Context: an optimization exercise on an open-source flow, tuned for small area. The choices shown serve that exercise and are no tape-out recipe.
Only simulation tests tie the RTL to the original design; equivalence was not proved.
Some runs may be left out. An edit can pass the tests and still lose a function that they never use.

Fig. 1: run 1, selected gate families
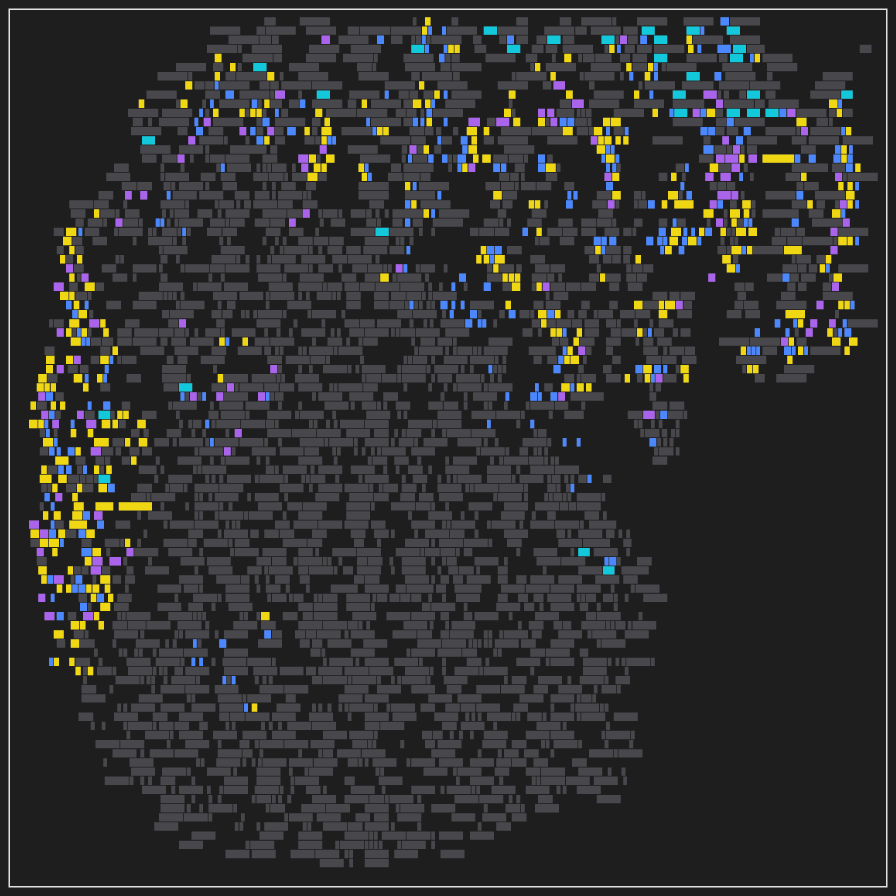
Fig. 2: run 1, wires after detailed routing
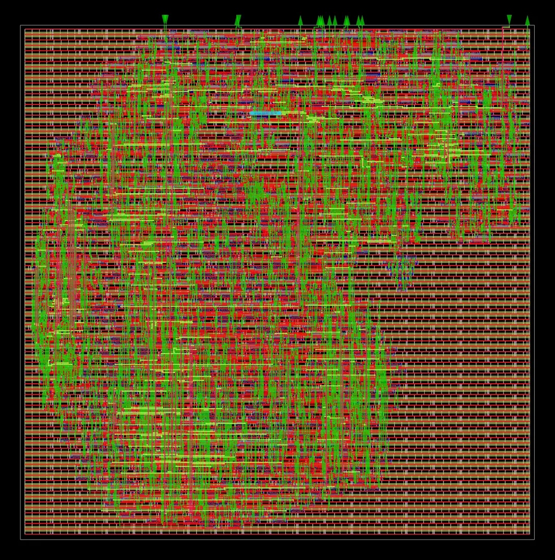
Fig. 3: run 1, layout detail
Bar = 10 um. Region (175, 175) to (215, 215) um. Cells in gray, sequential cells in the stronger gray; small squares are vias.
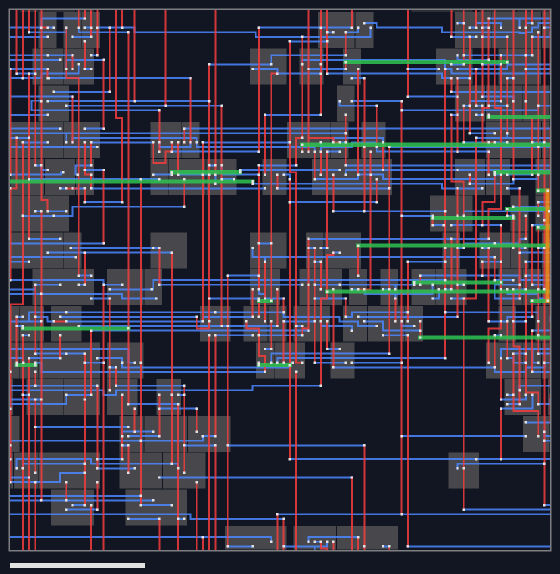
Fig. 4: run 1, clock nets
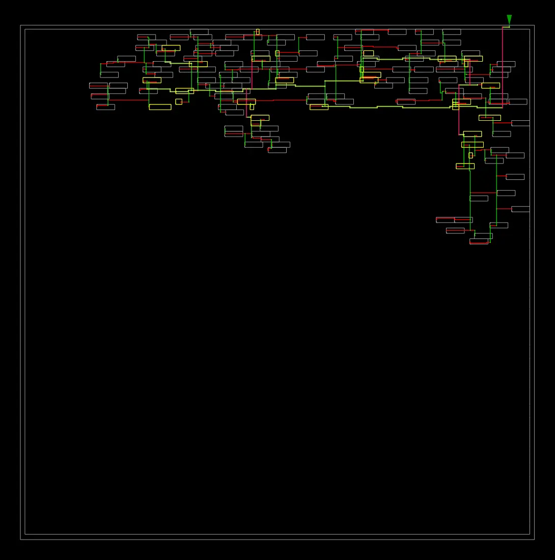
$ cat design/flow/design.v
module kbd_controller (reset, clk_100MHz, ps2clk, ps2data, scancode, prevscancode);
  input        reset, clk_100MHz, ps2clk, ps2data;
  output [7:0] scancode, prevscancode;
  reg    [7:0] scancode, prevscancode;
  reg    [7:0] ps2clksamples;  
  always @(posedge clk_100MHz or posedge reset)
    if (reset) ps2clksamples <= 8'd0;
      else ps2clksamples <= {ps2clksamples[7:0], ps2clk};
  wire fall_edge;  
  assign fall_edge = (ps2clksamples[7:4] == 4'hF) & (ps2clksamples[3:0] == 4'h0);
  reg    [9:0] shift;    
  reg    [3:0] cnt;      
  reg          f0;       
  always @(posedge clk_100MHz or posedge reset)
    if (reset) 
      begin
        cnt    <= 4'd0;
        scancode <= 8'd0;
		prevscancode <= 8'd0;
        shift    <= 10'd0;
        f0       <= 1'b0;
      end  
     else if (fall_edge)
         begin
           if (cnt == 4'd10)  
             begin
               cnt <= 0;
               if ((shift[0] == 0) && (ps2data == 1) && (^shift[9:1]==1))  
                 begin
                   if (f0)  
                     begin
					   prevscancode <= scancode;
                       scancode <= shift[8:1];
                       f0 <= 0;
                     end
                    else if (shift[8:1] == 8'hF0) f0 <= 1'b1;
                 end  
             end
            else
             begin
               shift <= {ps2data, shift[9:1]};  
               cnt <= cnt+1;
             end
         end
endmodule
module vga_controller(
    input clk_100MHz,    
    input reset,         
    input [7:0] scan,
	input [7:0] prevscan,
    output hsync,        
    output vsync,        
    output reg [2:0] red,
	output reg [2:0] green,
	output reg [2:0] blue,
	output [9:0] x,      
	output p_tick,       
	output video_on,     
	output [9:0] y       
    );
    parameter HD = 640;              
    parameter HF = 48;               
    parameter HB = 16;               
    parameter HR = 96;               
    parameter HMAX = HD+HF+HB+HR-1;  
    parameter VD = 400;              
    parameter VF = 35;               
    parameter VB = 12;               
    parameter VR = 2;                
    parameter VMAX = VD+VF+VB+VR-1;  
	reg  [1:0] r_25MHz;
	wire w_25MHz;
	always @(posedge clk_100MHz or posedge reset)
		if(reset)
		  r_25MHz <= 0;
		else
		  r_25MHz <= r_25MHz + 1;
	assign w_25MHz = (r_25MHz == 0) ? 1 : 0;  
    reg [9:0] h_count_reg, h_count_next;
    reg [9:0] v_count_reg, v_count_next;
    reg v_sync_reg, h_sync_reg;
    wire v_sync_next, h_sync_next;
    always @(posedge clk_100MHz or posedge reset)
        if(reset) begin
            v_count_reg <= 0;
            h_count_reg <= 0;
            v_sync_reg  <= 1'b0;
            h_sync_reg  <= 1'b0;
        end
        else begin
            v_count_reg <= v_count_next;
            h_count_reg <= h_count_next;
            v_sync_reg  <= v_sync_next;
            h_sync_reg  <= h_sync_next;
        end
    always @(posedge clk_100MHz or posedge reset)    
        if(reset)
            h_count_next <= 0;
        else if(w_25MHz)
            if(h_count_reg == HMAX)                  
                h_count_next <= 0;
            else
                h_count_next <= h_count_reg + 1;
    always @(posedge clk_100MHz or posedge reset)    
        if(reset)
            v_count_next <= 0;
        else if(w_25MHz)
            if(h_count_reg == HMAX)                  
                if((v_count_reg == VMAX))            
                    v_count_next <= 0;
                else
                    v_count_next <= v_count_reg + 1;
    assign h_sync_next = ~(h_count_reg >= (HD+HB) && h_count_reg <= (HD+HB+HR-1));
    assign v_sync_next = (v_count_reg >= (VD+VB) && v_count_reg <= (VD+VB+VR-1));
    assign video_on = (h_count_reg < HD) && (v_count_reg < VD);  
	parameter Y_LINE1 = 280;
	parameter Y_LINE2 = 260;
	parameter Y_LINE3 = 240;
	parameter Y_LINE4 = 220;
	parameter Y_LINE5 = 200;
	parameter Y_C = 300;
	parameter Y_D = 290;
	parameter Y_E = 280;
	parameter Y_F = 270;
	parameter Y_G = 260;
	parameter Y_A = 250;
	parameter Y_B = 240;
	parameter Y_C5 = 230;
	parameter Y_D5 = 220;
	parameter Y_E5 = 210;
	parameter Y_F5 = 200;
	parameter Y_G5 = 190;
	parameter Y_A5 = 180;
	parameter Y_B5 = 170;
	parameter NOTE_X = 320; 
	parameter NOTE_RADIUS = 10;
	parameter STEM_HEIGHT = 25; 
	parameter FLAG_WIDTH = 10; 
	parameter FLAG_HEIGHT = 5; 
	parameter LEDGER_LINE_WIDTH = 20;
	wire [9:0] note_y;
	assign note_y = (scan == 8'h23 && prevscan != 8'h12) ? Y_C :	 
	                (scan == 8'h2D && prevscan != 8'h12) ? Y_D :	 
	                (scan == 8'h3A && prevscan != 8'h12) ? Y_E :	 
	                (scan == 8'h2B && prevscan != 8'h12) ? Y_F :	 
	                (scan == 8'h1B && prevscan != 8'h12) ? Y_G :	 
	                (scan == 8'h4B && prevscan != 8'h12) ? Y_A :	 
	                (scan == 8'h21 && prevscan != 8'h12) ? Y_B :	 
					(scan == 8'h23 && prevscan == 8'h12) ? Y_C5 :	 
	                (scan == 8'h2D && prevscan == 8'h12) ? Y_D5 :	 
	                (scan == 8'h3A && prevscan == 8'h12) ? Y_E5 :	 
	                (scan == 8'h2B && prevscan == 8'h12) ? Y_F5 :	 
	                (scan == 8'h1B && prevscan == 8'h12) ? Y_G5 :	 
	                (scan == 8'h4B && prevscan == 8'h12) ? Y_A5 :	 
	                (scan == 8'h21 && prevscan == 8'h12) ? Y_B5 :
					((scan == 8'h76 || scan == 8'h12) || scan == 8'h0D) ? 10'd630 : 10'd650; 
	always @(posedge clk_100MHz or posedge reset) begin    
			if (reset) begin
				red   <= 3'b000;
				green <= 3'b000;
				blue  <= 3'b000;
			end
			else if (!w_25MHz) begin
				red   <= red;
				green <= green;
				blue  <= blue;
			end
			else if (video_on && (note_y != 10'd650)) begin
				if (
				((h_count_reg - NOTE_X) * (h_count_reg - NOTE_X) + 
				 (v_count_reg - note_y) * (v_count_reg - note_y)) <= (NOTE_RADIUS * NOTE_RADIUS) ||
				((scan != 8'h21) && (h_count_reg >= (NOTE_X + 6)) && 
				 (h_count_reg <= (NOTE_X + 8)) && 
				 (v_count_reg <= note_y) && 
				 (v_count_reg >= (note_y - STEM_HEIGHT))) ||
				((scan != 8'h21) && (h_count_reg >= (NOTE_X + 8)) && 
				 (h_count_reg <= (NOTE_X + 8 + FLAG_WIDTH)) && 
				 (v_count_reg >= (note_y - STEM_HEIGHT)) && 
				 (v_count_reg <= (note_y - STEM_HEIGHT + FLAG_HEIGHT))) ||
				((scan == 8'h21) && (h_count_reg >= (NOTE_X + 6)) && 
				 (h_count_reg <= (NOTE_X + 8)) && 
				 (v_count_reg >= note_y) && 
				 (v_count_reg <= (note_y + STEM_HEIGHT))) ||
				((scan == 8'h21) && (h_count_reg >= (NOTE_X + 8)) && 
				 (h_count_reg <= (NOTE_X + 8 + FLAG_WIDTH)) && 
				 (v_count_reg <= (note_y + STEM_HEIGHT)) && 
				 (v_count_reg >= (note_y + STEM_HEIGHT - FLAG_HEIGHT))) ||
				((scan == 8'h23 && prevscan != 8'h12) && (h_count_reg >= (NOTE_X - LEDGER_LINE_WIDTH)) && 
				 (h_count_reg <= (NOTE_X + LEDGER_LINE_WIDTH)) && 
				 (v_count_reg == Y_C)) ||
				 (((scan == 8'h4B && prevscan == 8'h12) ||(scan == 8'h21 && prevscan == 8'h12)) && (h_count_reg >= (NOTE_X - LEDGER_LINE_WIDTH)) && 
				 (h_count_reg <= (NOTE_X + LEDGER_LINE_WIDTH)) && 
				 (v_count_reg == Y_A5))
				) 
				begin	           
		            case (note_y)
	                Y_C: begin   
	                    red   <= 3'd7;
	                    green <= 3'd0;
	                    blue  <= 3'd0;
	                end
	                Y_D: begin   
	                    red   <= 3'd7;
	                    green <= 3'd3;
	                    blue  <= 3'd0;
	                end
	                Y_E: begin   
	                    red   <= 3'd7;
	                    green <= 3'd7;
	                    blue  <= 3'd0;
	                end
	                Y_F: begin   
	                    red   <= 3'd0;
	                    green <= 3'd7;
	                    blue  <= 3'd0;
	                end
	                Y_G: begin   
	                    red   <= 3'd0;
	                    green <= 3'd0;
	                    blue  <= 3'd7;
	                end
	                Y_A: begin   
	                    red   <= 3'd4;
	                    green <= 3'd0;
	                    blue  <= 3'd7;
	                end
	                Y_B: begin   
	                    red   <= 3'd7;
	                    green <= 3'd2;
	                    blue  <= 3'd5;
	                end
					Y_C5: begin   
	                    red   <= 3'd4;
	                    green <= 3'd1;
	                    blue  <= 3'd3;
	                end
	                Y_D5: begin   
	                    red   <= 3'd3;
	                    green <= 3'd6;
	                    blue  <= 3'd4;
	                end
	                Y_E5: begin   
	                    red   <= 3'd2;
	                    green <= 3'd7;
	                    blue  <= 3'd6;
	                end
	                Y_F5: begin   
	                    red   <= 3'd1;
	                    green <= 3'd3;
	                    blue  <= 3'd2;
	                end
	                Y_G5: begin   
	                    red   <= 3'd3;
	                    green <= 3'd5;
	                    blue  <= 3'd2;
	                end
	                Y_A5: begin   
	                    red   <= 3'd4;
	                    green <= 3'd3;
	                    blue  <= 3'd3;
	                end
	                Y_B5: begin   
	                    red   <= 3'd2;
	                    green <= 3'd1;
	                    blue  <= 3'd4;
	                end
	                default: begin
	                    red   <= 3'd0;
	                    green <= 3'd0;
	                    blue  <= 3'd0;
	                end
					endcase
		        end 
				else if ((v_count_reg == Y_LINE1) || (v_count_reg == Y_LINE2) ||
		                    (v_count_reg == Y_LINE3) || (v_count_reg == Y_LINE4) || (v_count_reg == Y_LINE5)) begin
		            red   <= 3'd7;
		            green <= 3'd7;
		            blue  <= 3'd7;
		        end 
				else begin
		            red   <= 3'd0;
		            green <= 3'd0;
		            blue  <= 3'd0;
		        end
			end 
			else begin
		        red   <= 3'd0;
		        green <= 3'd0;
		        blue  <= 3'd0;
		    end
		end
    assign hsync  = h_sync_reg;
    assign vsync  = v_sync_reg;
    assign x      = h_count_reg;
    assign y      = v_count_reg;
    assign p_tick = w_25MHz;
endmodule
module sound_ctrl (
    input clk,          
    input reset,
	input [7:0] scan,   
    input [7:0] prevscan,
	output reg pwm_out,		 
	output [19:0] half_period
);
    reg [19:0] counter;
	reg count;
	reg tab_prev;       
	assign half_period = (scan == 8'h23 && prevscan != 8'h12) ? 382233 / 2 :	 
						 (scan == 8'h2D && prevscan != 8'h12) ? 340529 / 2 :	 
						 (scan == 8'h3A && prevscan != 8'h12) ? 303379 / 2 :	 
						 (scan == 8'h2B && prevscan != 8'h12) ? 286345 / 2 :	 
						 (scan == 8'h1B && prevscan != 8'h12) ? 255102 / 2 :	 
						 (scan == 8'h4B && prevscan != 8'h12) ? 227273 / 2 :	 
						 (scan == 8'h21 && prevscan != 8'h12) ? 202478 / 2 :	 
						 (scan == 8'h23 && prevscan == 8'h12) ? 191113 / 2 :	 
						 (scan == 8'h2D && prevscan == 8'h12) ? 170265 / 2 :	 
						 (scan == 8'h3A && prevscan == 8'h12) ? 151690 / 2 :	 
						 (scan == 8'h2B && prevscan == 8'h12) ? 143172 / 2 :	 
						 (scan == 8'h1B && prevscan == 8'h12) ? 127551 / 2 :	 
						 (scan == 8'h4B && prevscan == 8'h12) ? 113636 / 2 :	 
						 (scan == 8'h21 && prevscan == 8'h12) ? 101238 / 2 : 10'd0;
	always @(posedge clk or posedge reset) begin
		if (reset) begin
			count <= 1'b0;
			tab_prev <= 1'b0;
		end
		else begin
			tab_prev <= (scan == 8'h0D);
			if (scan == 8'h0D && !tab_prev)
				count <= ~count;
		end
	end
    always @(posedge clk or posedge reset) begin
		if (reset) begin
			counter <= 20'd0;
			pwm_out <= 1'b0;
		end
		else if (!count && half_period != 0) begin  
			if ((counter < half_period))
				counter <= counter + 1;
			else begin
				counter <= 0;
				pwm_out <= ~pwm_out;
			end
		end
		else begin
			pwm_out <= 0;  
		end
    end
endmodule
module tops(clk_100MHz, reset, ps2clk, ps2data, blue, green, red, hsync, vsync, pwm_out);
	input clk_100MHz, reset, ps2clk, ps2data;
	output [2:0] blue, green, red;
	output hsync, vsync, pwm_out;
	wire [7:0] character, prev_character;
	kbd_controller kbd (reset, clk_100MHz, ps2clk, ps2data, character, prev_character);
	vga_controller vga (.clk_100MHz(clk_100MHz), .reset(reset), .scan(character), .prevscan(prev_character),
	                    .hsync(hsync), .vsync(vsync), .red(red), .green(green), .blue(blue),
	                    .x(), .p_tick(), .video_on(), .y());
	sound_ctrl snd (.clk(clk_100MHz), .reset(reset), .scan(character), .prevscan(prev_character),
	                .pwm_out(pwm_out), .half_period());
endmodule
$ cat design/flow/run.sh
#!/bin/bash
# synth_recipe.tcl (not shown) runs the flow's synth.tcl, then flattens the netlist and writes it again
# the make line also repeats each setting of config.mk as NAME=value (left out here)
make -C /OpenROAD-flow-scripts/flow DESIGN_CONFIG=/design/flow/config.mk WORK_HOME=/design/flow/orfs CLKGATE_MAP_FILE= SYNTH_SCRIPT=/design/flow/synth_recipe.tcl finish
$ cat design/flow/config.mk
export PLATFORM = sky130hd
export DESIGN_NAME = tops
export DESIGN_NICKNAME = tops
export VERILOG_FILES = /design/flow/design.v
export SDC_FILE = /design/flow/constraint.sdc
export NUM_CORES = 4
export LEC_CHECK = 0
export CAP_MARGIN = 20
export CORE_MARGIN = 2
export CORE_UTILIZATION = 40
export SLEW_MARGIN = 20
$ cat design/flow/constraint.sdc
create_clock -name core_clock -period 14.0 [get_ports {clk_100MHz}]
set_input_delay 2.8000 -clock core_clock [delete_from_list [all_inputs] [get_ports {clk_100MHz}]]
set_output_delay 2.8000 -clock core_clock [all_outputs]
set_load 0.01 [all_outputs]
==> summary.txt, run 1 <==
- Status: finished clean
- Worst path arrival time: 13.74 ns
- Final TNS setup: 0 ns
- # hold bufs at CTS: 0
- Die Y: 260 um
- Synth-to-layout area growth: 8.49%
- Worst path bufs/invs: 14
- Hpwl dp: 60500 um
- Largest register FFs: 20
- Worst setup path startpoint: kbd.scancode[7]
- Area contributors post-synth: fa_1 39%, ha_1 15%, dfrtp_1 11%
- Yosys cell types: 89
- Ratio of cells with drive above 1 in the final layout: 0.0616
- Sequential area share after synthesis: 0.109
- Worst Skew: 0.00951 ns
- Gate Count Post-Synth: 2728
- Multi-input logic area: 0.0209 mm2
- CP Capture Point: vga.green[0]
- Top-count cell post-synth: inv_1
- Asr flop ratio synth: 1.00
- Dominant synthesized flop cell: dfrtp_1
- Post-synthesis register bit count: 115
- Die W: 260 um
- Largest net degree at the start of global routing: 75
- Antenna Nets Post-Route: 0
- Setup crit end kind: flop
- Syn. warnings: 3
- Diode count: 0
- Deepest level of the CTS H-tree: 4
- Synth top cells by count: 648 x inv_1, 508 x fa_1, 315 x ha_1
- Setup repair bufs after CTS: 0
- Number of global-route vias before repair: 20.4k
- Cts bufs inserted: 17
- Fin nets: 3594
- Launching point of the worst reg2reg path: kbd.scancode[7]
- Post-route minimum period: 13.40 ns
- Clk latency of the worst-skew pair: 0.42 ns
- First drt pass iteration count: 5
- Die area: slightly below 0.07 mm2
- Tcrit/Tclk final: 0.957
- Final setup viols: 0
- CP peak stage delay: between 0.6 and 0.7 ns
- GR Overflow Total: 0
- Reg2reg path depth: 47
- GR Util All Layers: 0.216
- Synth Area in Adders: 0.536
- Reg2reg setup slack: 0.60 ns
- Root Buffer: clkbuf_16
- IO Port Bufs: 15
- Hold path startpoint: vga.v_count_next[5]
- Worst Hold Path EP: vga.v_count_reg[5]
- Fmax: approximately 75 MHz
- Hold Path Cell Cnt: 0
- Slew headroom: 0.312
- Area of all sequential standard cells: 0.00288 mm2
- CP dominant cell by count: fa_1
- Share of the synthesized area in the top cell type: 0.387
- Synthesized area per cell: 9.64 um2
- Largest family of logic cells by synthesized area: adder cells
- DRC violations left: 0
- WP data required: about 14 ns
- I/O pin count: 16
- Reg2reg end: vga.green[0]
- Placed insts: about 3.6k
- Max FO, Critical Path: 11
- WS Path Type: reg2reg
- Cell area after synthesis: 0.0263 mm2
- Final Hold Vio Count: 0
- RePlAce Congestion: 0.953
- Max-Cap Viols: 0
- Routed WL: roughly 70000 um
- Starting DRT DRC Count: 1059
- Delay-heaviest family, CP: adder cells
- Mux share of post-synthesis cell area: 0.0122
- Max Root-Sink Buffers: 2
- CTS tree: done
- Yosys top cell by area: fa_1
- Starting Density: 0.402
- CP max-delay cell: fa_2
- Post-synthesis compound-gate area fraction: 0.0895
- Fill cell count: 6395
- Fin. max-slew vios: 0
- First-pass GRT wire length: 114000 um
- Post_cts resized: 3
- CTS clk-pin slew, worst paths: about 0.060 ns
- Hold Crit Class: reg2reg
- Via density: just over 5
- Core area: around 0.065 mm2
- Antenna violations before repair: 1
- Rows: 94
- XOR/XNOR Fraction of Synth Area: 0.0391
- Simple-gate share of the synthesized area: 0.108
- Register with the most flip-flops: snd.counter
- Number of synthesized flops with an enable pin: 0
- CP Depth: 47
- Worst-Margin Slew: 1.02 ns
- CP startpoint kind: flop
Back to the opening pictures, Fig. 1:
legend:
  mux cells:
    color: cyan
    cells: 29
    most_used: mux2_2
  and/or cells:
    color: purple
    cells: 98
    most_used: and3_1
  aoi and oai cells:
    color: yellow
    cells: 280
    most_used: a21oi_1
  nand cells:
    color: blue
    cells: 252
    most_used: nand2_1
non-filler instance count after layout: 3642
multi-input gate share of total cell area: 0.732
commonest non-fill, non-tap cell in the layout: inv_1

Back to the opening pictures, Fig. 2:
Met2 Routed Length: 33300 um
DR WL/cell: 19.1 um
highest routing layer actually used: met5
total number of vias: 18.9k

Back to the opening pictures, Fig. 3:
legend:
  M1:
    color: blue
  M3:
    color: green
  M2:
    color: red
  M4:
    color: orange
cells with their middle in the window: 99
most frequent: nor2_1 (12), nand2_1 (11), buf_4 (11)
sequential cells in the window: 0

Back to the opening pictures, Fig. 4:
CLK BUF: 20
CTS Sinks: 115

-- run 1: through the flow --
stage                util  worst slack [ns]  cell area, um2  hold slack [ns]
floorplan               -             0.558           26400            0.346
global placement    0.423             0.288           27700            0.353
detailed placement  0.423           -0.0777           27700            0.356
CTS                 0.433           0.00563           28300            0.364
global route        0.436          -0.00801           28500            0.363
finish              0.436             0.599           28500            0.365
-- run 1: final cells by class --
| type | count | area share |
|---|---|---|
| Clock inverter | 10 | 0.00465 |
| Inverter | 657 | 0.0868 |
| Clock buffer | 20 | 0.0160 |
| Tap cell | 864 | 0.0379 |
| Multi-Input combinational cell | 1899 | 0.732 |
| Sequential cell | 115 | 0.101 |
| Timing Repair Buffer | 77 | 0.0220 |
-- run 1: cells in the final DEF, fill, tap and decap left out, types with 59 or more instances in the layout --
cell     count
a21oi_1     66
buf_4       59
dfrtp_1    113
fa_1       502
ha_1       313
inv_1      644
nand2_1    143
nor2_1     122
o21ai_0     62
xnor2_1     81
-- run 1: layer usage --
metal / share of wire / global-route usage / up-vias
met2: 0.48 / 0.356 / 483
met3: 0.048 / 0.0314 / 121
met5: 0.00019 / 0 / -
met1: 0.44 / 0.295 / 9562
li1: - / - / 8704
met4: 0.034 / 0.0662 / 2
## Run 2: files that changed since run 1, shown whole
==> design/flow/design.v <==
module kbd_controller (
  input            reset,
  input            clk,
  input            ps2clk,
  input            ps2data,
  output reg [4:0] code,
  output           tab_enter    
);
  reg [3:0] es;
  always @(posedge clk or posedge reset)
    if (reset) es <= 4'd0;
    else case (es)
      4'd0, 4'd1, 4'd2, 4'd3: es <= ps2clk ? es + 4'd1 : 4'd0;
      4'd4:                   es <= ps2clk ? 4'd4 : 4'd5;
      4'd5, 4'd6, 4'd7:       es <= ps2clk ? 4'd1 : es + 4'd1;
      default:                es <= ps2clk ? 4'd1 : 4'd0;
    endcase
  wire fall_edge = es[3];
  reg [9:0] shift;    
  reg [3:0] cnt;
  reg       f0;
  wire      last  = cnt[3] & cnt[1];    
  wire [7:0] b    = shift[8:1];
  wire      valid = ~shift[0] & ps2data & (^shift[9:1]);
  always @(posedge clk)
    if (fall_edge & ~last) shift <= {ps2data, shift[9:1]};
  reg [2:0] nb;
  always @(*)
    case (b)
      8'h23: nb = 3'd1;
      8'h2D: nb = 3'd2;
      8'h3A: nb = 3'd3;
      8'h2B: nb = 3'd4;
      8'h1B: nb = 3'd5;
      8'h4B: nb = 3'd6;
      8'h21: nb = 3'd7;
      default: nb = 3'd0;
    endcase
  wire ps = (code == 5'h01);
  reg [4:0] newcode;
  always @(*)
    if (nb != 3'd0)      newcode = {1'b1, {1'b0, nb} + (ps ? 4'd7 : 4'd0)};
    else if (b == 8'h12) newcode = 5'h01;
    else if (b == 8'h0D) newcode = 5'h02;
    else if (b == 8'h76) newcode = 5'h03;
    else                 newcode = 5'h00;
  wire load = fall_edge & last & valid & f0;
  assign tab_enter = load & (b == 8'h0D) & (code != 5'h02);
  always @(posedge clk or posedge reset)
    if (reset) begin
      cnt  <= 4'd0;
      f0   <= 1'b0;
      code <= 5'h00;
    end else if (fall_edge) begin
      if (last) begin
        cnt <= 4'd0;
        if (valid) begin
          if (f0) begin
            code <= newcode;
            f0   <= 1'b0;
          end else if (b == 8'hF0) f0 <= 1'b1;
        end
      end else
        cnt <= cnt + 4'd1;
    end
endmodule
module vga_controller (
  input            clk,
  input            reset,
  input      [4:0] code,
  output reg       hsync,
  output reg       vsync,
  output reg [2:0] red,
  output reg [2:0] green,
  output reg [2:0] blue
);
  reg [1:0] s;
  reg [9:0] h;
  reg [5:0] vq;
  reg [3:0] vr;
  reg [3:0] idx;    
  wire tick = s[1] & s[0];
  wire hend = h[9] & h[8] & (&h[4:0]);            
  wire vend = vq[5] & vq[3] & vq[2] & vr[3];       
  wire vr9  = vr[3] & vr[0];
  always @(posedge clk or posedge reset)
    if (reset) begin
      s  <= 2'd3;
      h  <= 10'd0;
      vq <= 6'd0;
      vr <= 4'd0;
    end else begin
      if (tick & hend) {h, s} <= 12'd0;
      else             {h, s} <= {h, s} + 12'd1;
      if (tick & hend) begin
        if (vend) begin
          vq <= 6'd0;
          vr <= 4'd0;
        end else if (vr9) begin
          vq <= vq + 6'd1;
          vr <= 4'd0;
        end else
          vr <= vr + 4'd1;
      end
    end
  always @(posedge clk or posedge reset)
    if (reset) begin
      hsync <= 1'b0;
      vsync <= 1'b0;
    end else if (s != 2'd0) begin
      hsync <= ~(h >= 10'd656 && h <= 10'd751);
      vsync <= (vq == 6'd41) && (vr == 4'd2 || vr == 4'd3);
    end
  wire [3:0] m     = code[3:0];
  wire       note  = code[4];
  wire       draw  = code[4] | code[1] | code[0];
  wire       von   = (h < 10'd640) && (vq < 6'd40);
  wire       bnote = (m == 4'd7) || (m == 4'd14);
  wire [6:0] qs = {1'b0, vq} + {3'b0, m};
  wire qm3 = (qs == 7'd28);
  wire qm2 = (qs == 7'd29);
  wire qm1 = (qs == 7'd30);
  wire q0  = (qs == 7'd31);
  wire q1  = (qs == 7'd32);
  wire q2  = (qs == 7'd33);
  wire r0  = (vr == 4'd0);
  reg       dyin;
  reg [3:0] ady;
  always @(*) begin
    dyin = 1'b1;
    ady  = 4'd0;
    if (qm1)            ady = 4'd10 - vr;
    else if (q0)        ady = vr;
    else if (q1 & r0)   ady = 4'd10;
    else                dyin = 1'b0;
  end
  wire [5:0] dx6 = h[5:0];
  wire       dxwin = (h[9:6] == 4'd5 && !h[5]) || (h[9:6] == 4'd4 && h[5]);
  wire [5:0] adx = dx6[5] ? (6'd0 - dx6) : dx6;
  reg  [3:0] maxdx;
  always @(*)
    case (ady)
      4'd0: maxdx = 4'd10;
      4'd1, 4'd2, 4'd3, 4'd4: maxdx = 4'd9;
      4'd5, 4'd6: maxdx = 4'd8;
      4'd7: maxdx = 4'd7;
      4'd8: maxdx = 4'd6;
      4'd9: maxdx = 4'd4;
      default: maxdx = 4'd0;
    endcase
  wire circle = dyin & dxwin & (adx <= {2'b0, maxdx});
  wire hstem   = (h >= 10'd326) && (h <= 10'd328);
  wire hflag   = (h >= 10'd328) && (h <= 10'd338);
  wire hledger = (h >= 10'd300) && (h <= 10'd340);
  wire vr_ge5  = (vr >= 4'd5);
  wire vr_le5  = (vr <= 4'd5);
  wire stem_up   = (qm3 & vr_ge5) | qm2 | qm1 | (q0 & r0);
  wire flag_up   = (qm3 & vr_ge5) | (qm2 & r0);
  wire stem_dn   = q0 | q1 | (q2 & vr_le5);
  wire flag_dn   = q2 & vr_le5;
  wire ledger    = ((m == 4'd1 || m == 4'd13) & q0 & r0) | ((m == 4'd14) & q1 & r0);
  wire shape = circle |
               (hstem & (bnote ? stem_dn : stem_up)) |
               (hflag & (bnote ? flag_dn : flag_up)) |
               (hledger & ledger);
  wire staff = r0 && (vq == 6'd20 || vq == 6'd22 || vq == 6'd24 || vq == 6'd26 || vq == 6'd28);
  always @(posedge clk or posedge reset)
    if (reset) idx <= 4'd0;
    else if (tick) begin
      if (!(von & draw))       idx <= 4'd0;
      else if (note & shape)   idx <= m;
      else if (staff)          idx <= 4'd15;
      else                     idx <= 4'd0;
    end
  always @(*)
    case (idx)
      4'd1:  {red, green, blue} = {3'd7, 3'd0, 3'd0};
      4'd2:  {red, green, blue} = {3'd7, 3'd3, 3'd0};
      4'd3:  {red, green, blue} = {3'd7, 3'd7, 3'd0};
      4'd4:  {red, green, blue} = {3'd0, 3'd7, 3'd0};
      4'd5:  {red, green, blue} = {3'd0, 3'd0, 3'd7};
      4'd6:  {red, green, blue} = {3'd4, 3'd0, 3'd7};
      4'd7:  {red, green, blue} = {3'd7, 3'd2, 3'd5};
      4'd8:  {red, green, blue} = {3'd4, 3'd1, 3'd3};
      4'd9:  {red, green, blue} = {3'd3, 3'd6, 3'd4};
      4'd10: {red, green, blue} = {3'd2, 3'd7, 3'd6};
      4'd11: {red, green, blue} = {3'd1, 3'd3, 3'd2};
      4'd12: {red, green, blue} = {3'd3, 3'd5, 3'd2};
      4'd13: {red, green, blue} = {3'd4, 3'd3, 3'd3};
      4'd14: {red, green, blue} = {3'd2, 3'd1, 3'd4};
      4'd15: {red, green, blue} = {3'd7, 3'd7, 3'd7};
      default: {red, green, blue} = 9'd0;
    endcase
endmodule
module sound_ctrl (
  input        clk,
  input        reset,
  input  [4:0] code,
  input        tab_enter,
  output reg   pwm_out
);
  reg        mute;
  reg [17:0] counter;    
  reg [17:0] hp;
  always @(*)
    case (code[3:0])
      4'd1:  hp = 18'd191116;
      4'd2:  hp = 18'd170264;
      4'd3:  hp = 18'd151689;
      4'd4:  hp = 18'd143172;
      4'd5:  hp = 18'd127551;
      4'd6:  hp = 18'd113636;
      4'd7:  hp = 18'd101239;
      4'd8:  hp = 18'd95556;
      4'd9:  hp = 18'd85132;
      4'd10: hp = 18'd75845;
      4'd11: hp = 18'd71586;
      4'd12: hp = 18'd63775;
      4'd13: hp = 18'd56818;
      default: hp = 18'd50619;
    endcase
  always @(posedge clk or posedge reset)
    if (reset) mute <= 1'b0;
    else if (tab_enter) mute <= ~mute;
  wire [18:0] lt;
  assign lt[0] = 1'b0;
  genvar i;
  generate
    for (i = 0; i < 18; i = i + 1) begin : cmp
      assign lt[i+1] = (hp[i] & ~counter[i]) | (hp[i] & lt[i]) | (~counter[i] & lt[i]);
    end
  endgenerate
  wire en  = code[4] & ~mute;
  wire inc = en & lt[18];
  wire clr = en & ~lt[18];
  always @(posedge clk or posedge reset)
    if (reset) counter <= 18'd0;
    else       counter <= (counter + {17'd0, inc}) & {18{~clr}};
  always @(posedge clk or posedge reset)
    if (reset)    pwm_out <= 1'b0;
    else if (en)  pwm_out <= pwm_out ^ clr;
    else          pwm_out <= 1'b0;
endmodule
module tops(clk_100MHz, reset, ps2clk, ps2data, blue, green, red, hsync, vsync, pwm_out);
	input clk_100MHz, reset, ps2clk, ps2data;
	output [2:0] blue, green, red;
	output hsync, vsync, pwm_out;
	wire [4:0] code;
	wire tab_enter;
	kbd_controller kbd (.reset(reset), .clk(clk_100MHz), .ps2clk(ps2clk), .ps2data(ps2data),
	                    .code(code), .tab_enter(tab_enter));
	vga_controller vga (.clk(clk_100MHz), .reset(reset), .code(code),
	                    .hsync(hsync), .vsync(vsync), .red(red), .green(green), .blue(blue));
	sound_ctrl snd (.clk(clk_100MHz), .reset(reset), .code(code), .tab_enter(tab_enter),
	                .pwm_out(pwm_out));
endmodule
Fig. 5: run 2, clock nets
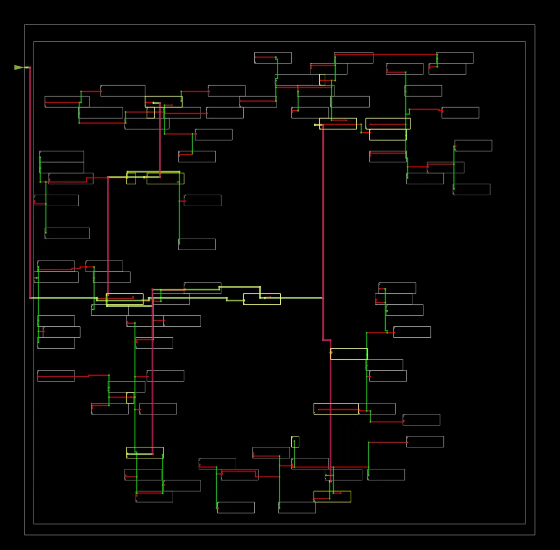
Worst Skew: 0.00675 ns
CTS Sinks: 72

Fig. 6: run 2, layout detail
Bar = 10 um. Region (75, 75) to (115, 115) um. Cells in gray, sequential cells in the stronger gray; small squares are vias.
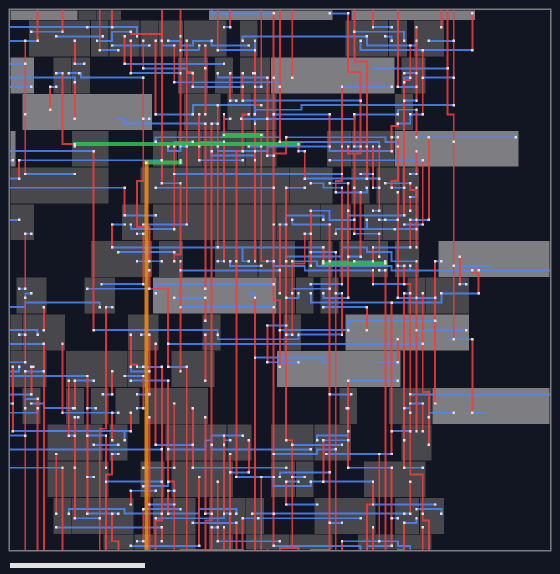
legend:
  M4:
    color: orange
  M3:
    color: green
  M2:
    color: red
  M1:
    color: blue
cells with their middle in the window: 97
sequential cells in the window: 8
netlist names of flops here include: vga.h (7), vga.s (1)
most frequent: nor2_1 (11), ha_1 (10), nand2_1 (9)

Fig. 7: run 2, wires after detailed routing
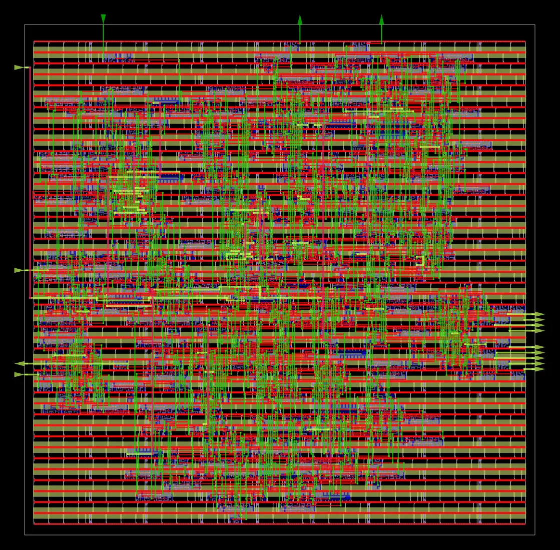
Routed WL: 13300 um
met1 WL: 6130 um
GR Util All Layers: 0.175
met3 WL: 380 um
DR WL/cell: 15.1 um

==> run 2 against run 1 <==
Compared with the run above: still clean on timing, DRC and antenna; worst setup slack better by 7.9 ns; global-route usage down 4.2 points; register-to-register slack better by 7.9 ns; via count down 74%; design area down 77%; critical path depth down 28; first-iteration DRC count down 75%; sequential share of layout area up 18 points; synthesized cell count down 75%; critical path type unchanged; highest routed layer is now met4.
==> summary.txt, run 2 <==
- Status: finished clean
- WS Path Type: reg2reg
- Deepest level of the CTS H-tree: 3 (-1)
- Final TNS setup: 0 ns (unchanged)
- Max-Cap Viols: 0 (unchanged)
- Setup repair bufs after CTS: 0 (unchanged)
- Unrepaired setup endpoints after global routing: no
- Hold Crit Class: reg2reg
- Yosys cell types: 79 (-11%)
- IO Port Bufs: 15 (unchanged)
- Slew headroom: 0.311 (-0.000867)
- First-pass GRT wire length: 23100 um (-80%)
- Hpwl dp: 9780 um (-84%)
- CP Depth: 19 (-60%)
- DP Worst Slack: 8.59 ns (+8.67 ns)
- Non-filler instance count after layout: 880 (-76%)
- Max Root-Sink Buffers: 2 (unchanged)
- Clk latency of the worst-skew pair: 0.35 ns (-0.07 ns)
- Biggest regs: snd.counter (18), kbd.shift (10), vga.h (10)
- DRC violations left: 0 (unchanged)
- Area of all sequential standard cells: 0.00185 mm2 (-36%)
- Hold Path Cell Cnt: 1 (+1)
- Tcrit/Tclk final: 0.391 (-0.567)
- Rows: 44 (-53%)
- Die W: 127 um (-51%)
- Placed insts: 864 (-76%)
- Root Buffer: clkbuf_16
- Delay-heaviest family, CP: compound AO/OA/AOI/OAI gates
- Final setup viols: 0 (unchanged)
- Sequential area share after synthesis: 0.308 (+0.199)
- WP data required: 14.20 ns (-0.14 ns)
- CP startpoint kind: flop
- Area contributors post-synth: dfrtp_1 25%, ha_1 13%, edfxtp_1 5.0%
- Max FO, Critical Path: 32 (+21)
- Largest register FFs: 18 (-10%)
- Core Util, Final: 0.449 (+0.0126)
- Post-route minimum period: 5.47 ns (-7.93 ns)
- Cell area after synthesis: 0.00601 mm2 (-77%)
- Number of global-route vias before repair: 4908 (-76%)
- Fill cell count: 1376 (-78%)
- Worst setup path startpoint: kbd.code[2]
- Final Hold Slack: 0.485 ns (+0.120 ns)
- CP max-delay cell: dfrtp_1
- CTS clk-pin slew, worst paths: 0.05 ns (about the same)
- Ratio of cells with drive above 1 in the final layout: 0.0776 (+0.0160)
- Fin nets: 758 (-79%)
- Via density: 5.64 (+8.8%)
- Starting Density: 0.412 (+0.00978)
- Core area: 0.0146 mm2 (-78%)
- Asr flop ratio synth: 0.861 (-0.139)
- Dominant synthesized flop cell: dfrtp_1
- Fin area: 0.00655 mm2 (-77%)
- CP peak stage delay: 1.01 ns (+0.34 ns)
- Hold path startpoint: snd.mute
- Syn. warnings: 3 (unchanged)
- Fmax: 183 MHz (+140%)
- Synth-to-layout area growth: 8.97%
- Fin. max-slew vios: 0 (unchanged)
- GR Overflow Total: 0 (unchanged)
- Register with the most flip-flops: snd.counter
- Share of the synthesized area in the top cell type: 0.250 (-0.137)
- # hold bufs at CTS: 0 (unchanged)
- Top-count cell post-synth: ha_1
- Launching point of the worst reg2reg path: kbd.code[2]
- Die area: 0.0160 mm2 (-76%)
- CTS tree: done
- Yosys top cell by area: dfrtp_1
- Reg2reg path depth: 19 (-60%)
- Synth top cells by count: 61 x ha_1, 60 x dfrtp_1, 60 x nand2_1
- Largest net degree at the start of global routing: 63 (-16%)
- Worst path arrival time: 5.67 ns (-8.07 ns)
- Worst path bufs/invs: 1 (-13)
- Reg2reg end: vga.idx[1]
- Worst Hold Path EP: snd.mute
- Die Y: 127 um (-51%)
- Setup crit end kind: flop
- I/O pin count: 16 (unchanged)
- Starting DRT DRC Count: 262 (-75%)
- Gate Count Post-Synth: 692 (-75%)
- RePlAce Congestion: 0.881 (-7.5%)
- First drt pass iteration count: 5 (unchanged)
- CP dominant cell by count: a21oi_1
- Diode count: 0 (unchanged)
- Post-synthesis register bit count: 72 (-37%)
- Reg2reg setup slack: 8.53 ns (+7.93 ns)
- Antenna Nets Post-Route: 0 (unchanged)
- Commonest non-fill, non-tap cell in the layout: ha_1
- Number of synthesized flops with an enable pin: 10 (+10)
- Antenna violations before repair: 0 (-1)
- Crit-path cells: ha_1 -> a21oi_1 -> a21oi_1 -> nor4_1 -> o21ai_0 -> a32o_1 -> inv_1 -> ha_1 -> nand3_1 -> nor2_1 -> a21oi_1 -> ha_1 -> nor2b_1 -> o211ai_1 -> a21oi_1 -> a2111oi_0 -> and4bb_4 -> o211ai_4 -> o221ai_1
- Final setup margin: 8.53 ns (+7.93 ns)
- CP Capture Point: vga.idx[1]
- Worst-Margin Slew: 1.03 ns (+0.0121 ns)
- Final Hold Vio Count: 0 (unchanged)
- Cts bufs inserted: 9 (-8)
- Total number of vias: 4959 (-74%)
- Post_cts resized: 0 (-3)
- Synthesized area per cell: 8.69 um2 (-9.9%)
- Multi-input logic area: 0.00379 mm2 (-82%)
- Most frequent cells in the layout: 61 x ha_1, 60 x nand2_1, 60 x dfrtp_1
- Placed Area: 0.00624 mm2 (-77%)
run 2: changes by cell type in the layout (fill, tap and decap cells not counted), moves of 59 or more:
cell / delta
xnor2_1: -59
ha_1: -252
nor2_1: -63
nand2_1: -83
fa_1: -500
inv_1: -592
run 2: kinds of logic (layout without fill, tap and decap cells):
family | after synthesis | count (layout) | share of synthesized area
muxes | 13 | 13 | 0.0244
xor gates and xnor gates | 39 | 39 | 0.0568
buffers and inverters | 83 | 87 | 0.0614
adders and majority gates | 66 | 66 | 0.139
AOI/OAI and AO/OA | 158 | 158 | 0.182
and+or+nand+nor | 261 | 261 | 0.228
DFF | 72 | 72 | 0.308
run 2: cell type report:
type                       instances  share of cell area
timing repair buffer              17              0.0252
clock buffer                       9              0.0344
clock inverter                     7              0.0130
inverter                          54              0.0309
tap                              184              0.0351
multi-input combinational        537               0.578
sequential                        72               0.283
run 2: metal layers:
layer / vias up / routed length (um) / global-route usage
li1: 2449 / - / -
met1: 2389 / 6130 / 0.219
met2: 96 / 6460 / 0.296
met3: 25 / 380 / 0.0278
met4: 0 / 343 / 0.0782
met5: - / 0 / 0

## what the ideal ports hide
No port has a modelled driver above. Below, the same layouts with a new extraction and two added sets of constraints.
Step 1: set_driving_cell puts a clkbuf_16 on clk_100MHz and a buf_2 on each other input, an assumption about the parent block.
Step 2 times the ports against the registers' clock, not the clock port: input delays grow and output delays shrink by t, the midpoint of the rising clock arrivals with the driver on.
Three values: no drivers, after step 1, after step 2; two values: the first two.
| run | shift t [ns] | slack for setup (ns) | cell pins on the clock port's net |
|---|---|---|---|
| run 1 | 0.460 | 0.599 / 0.599 / 0.599 | 1 |
| run 2 | 0.386 | 8.530 / 8.530 / 8.530 | 1 |
After both steps every run listed still meets setup and hold.
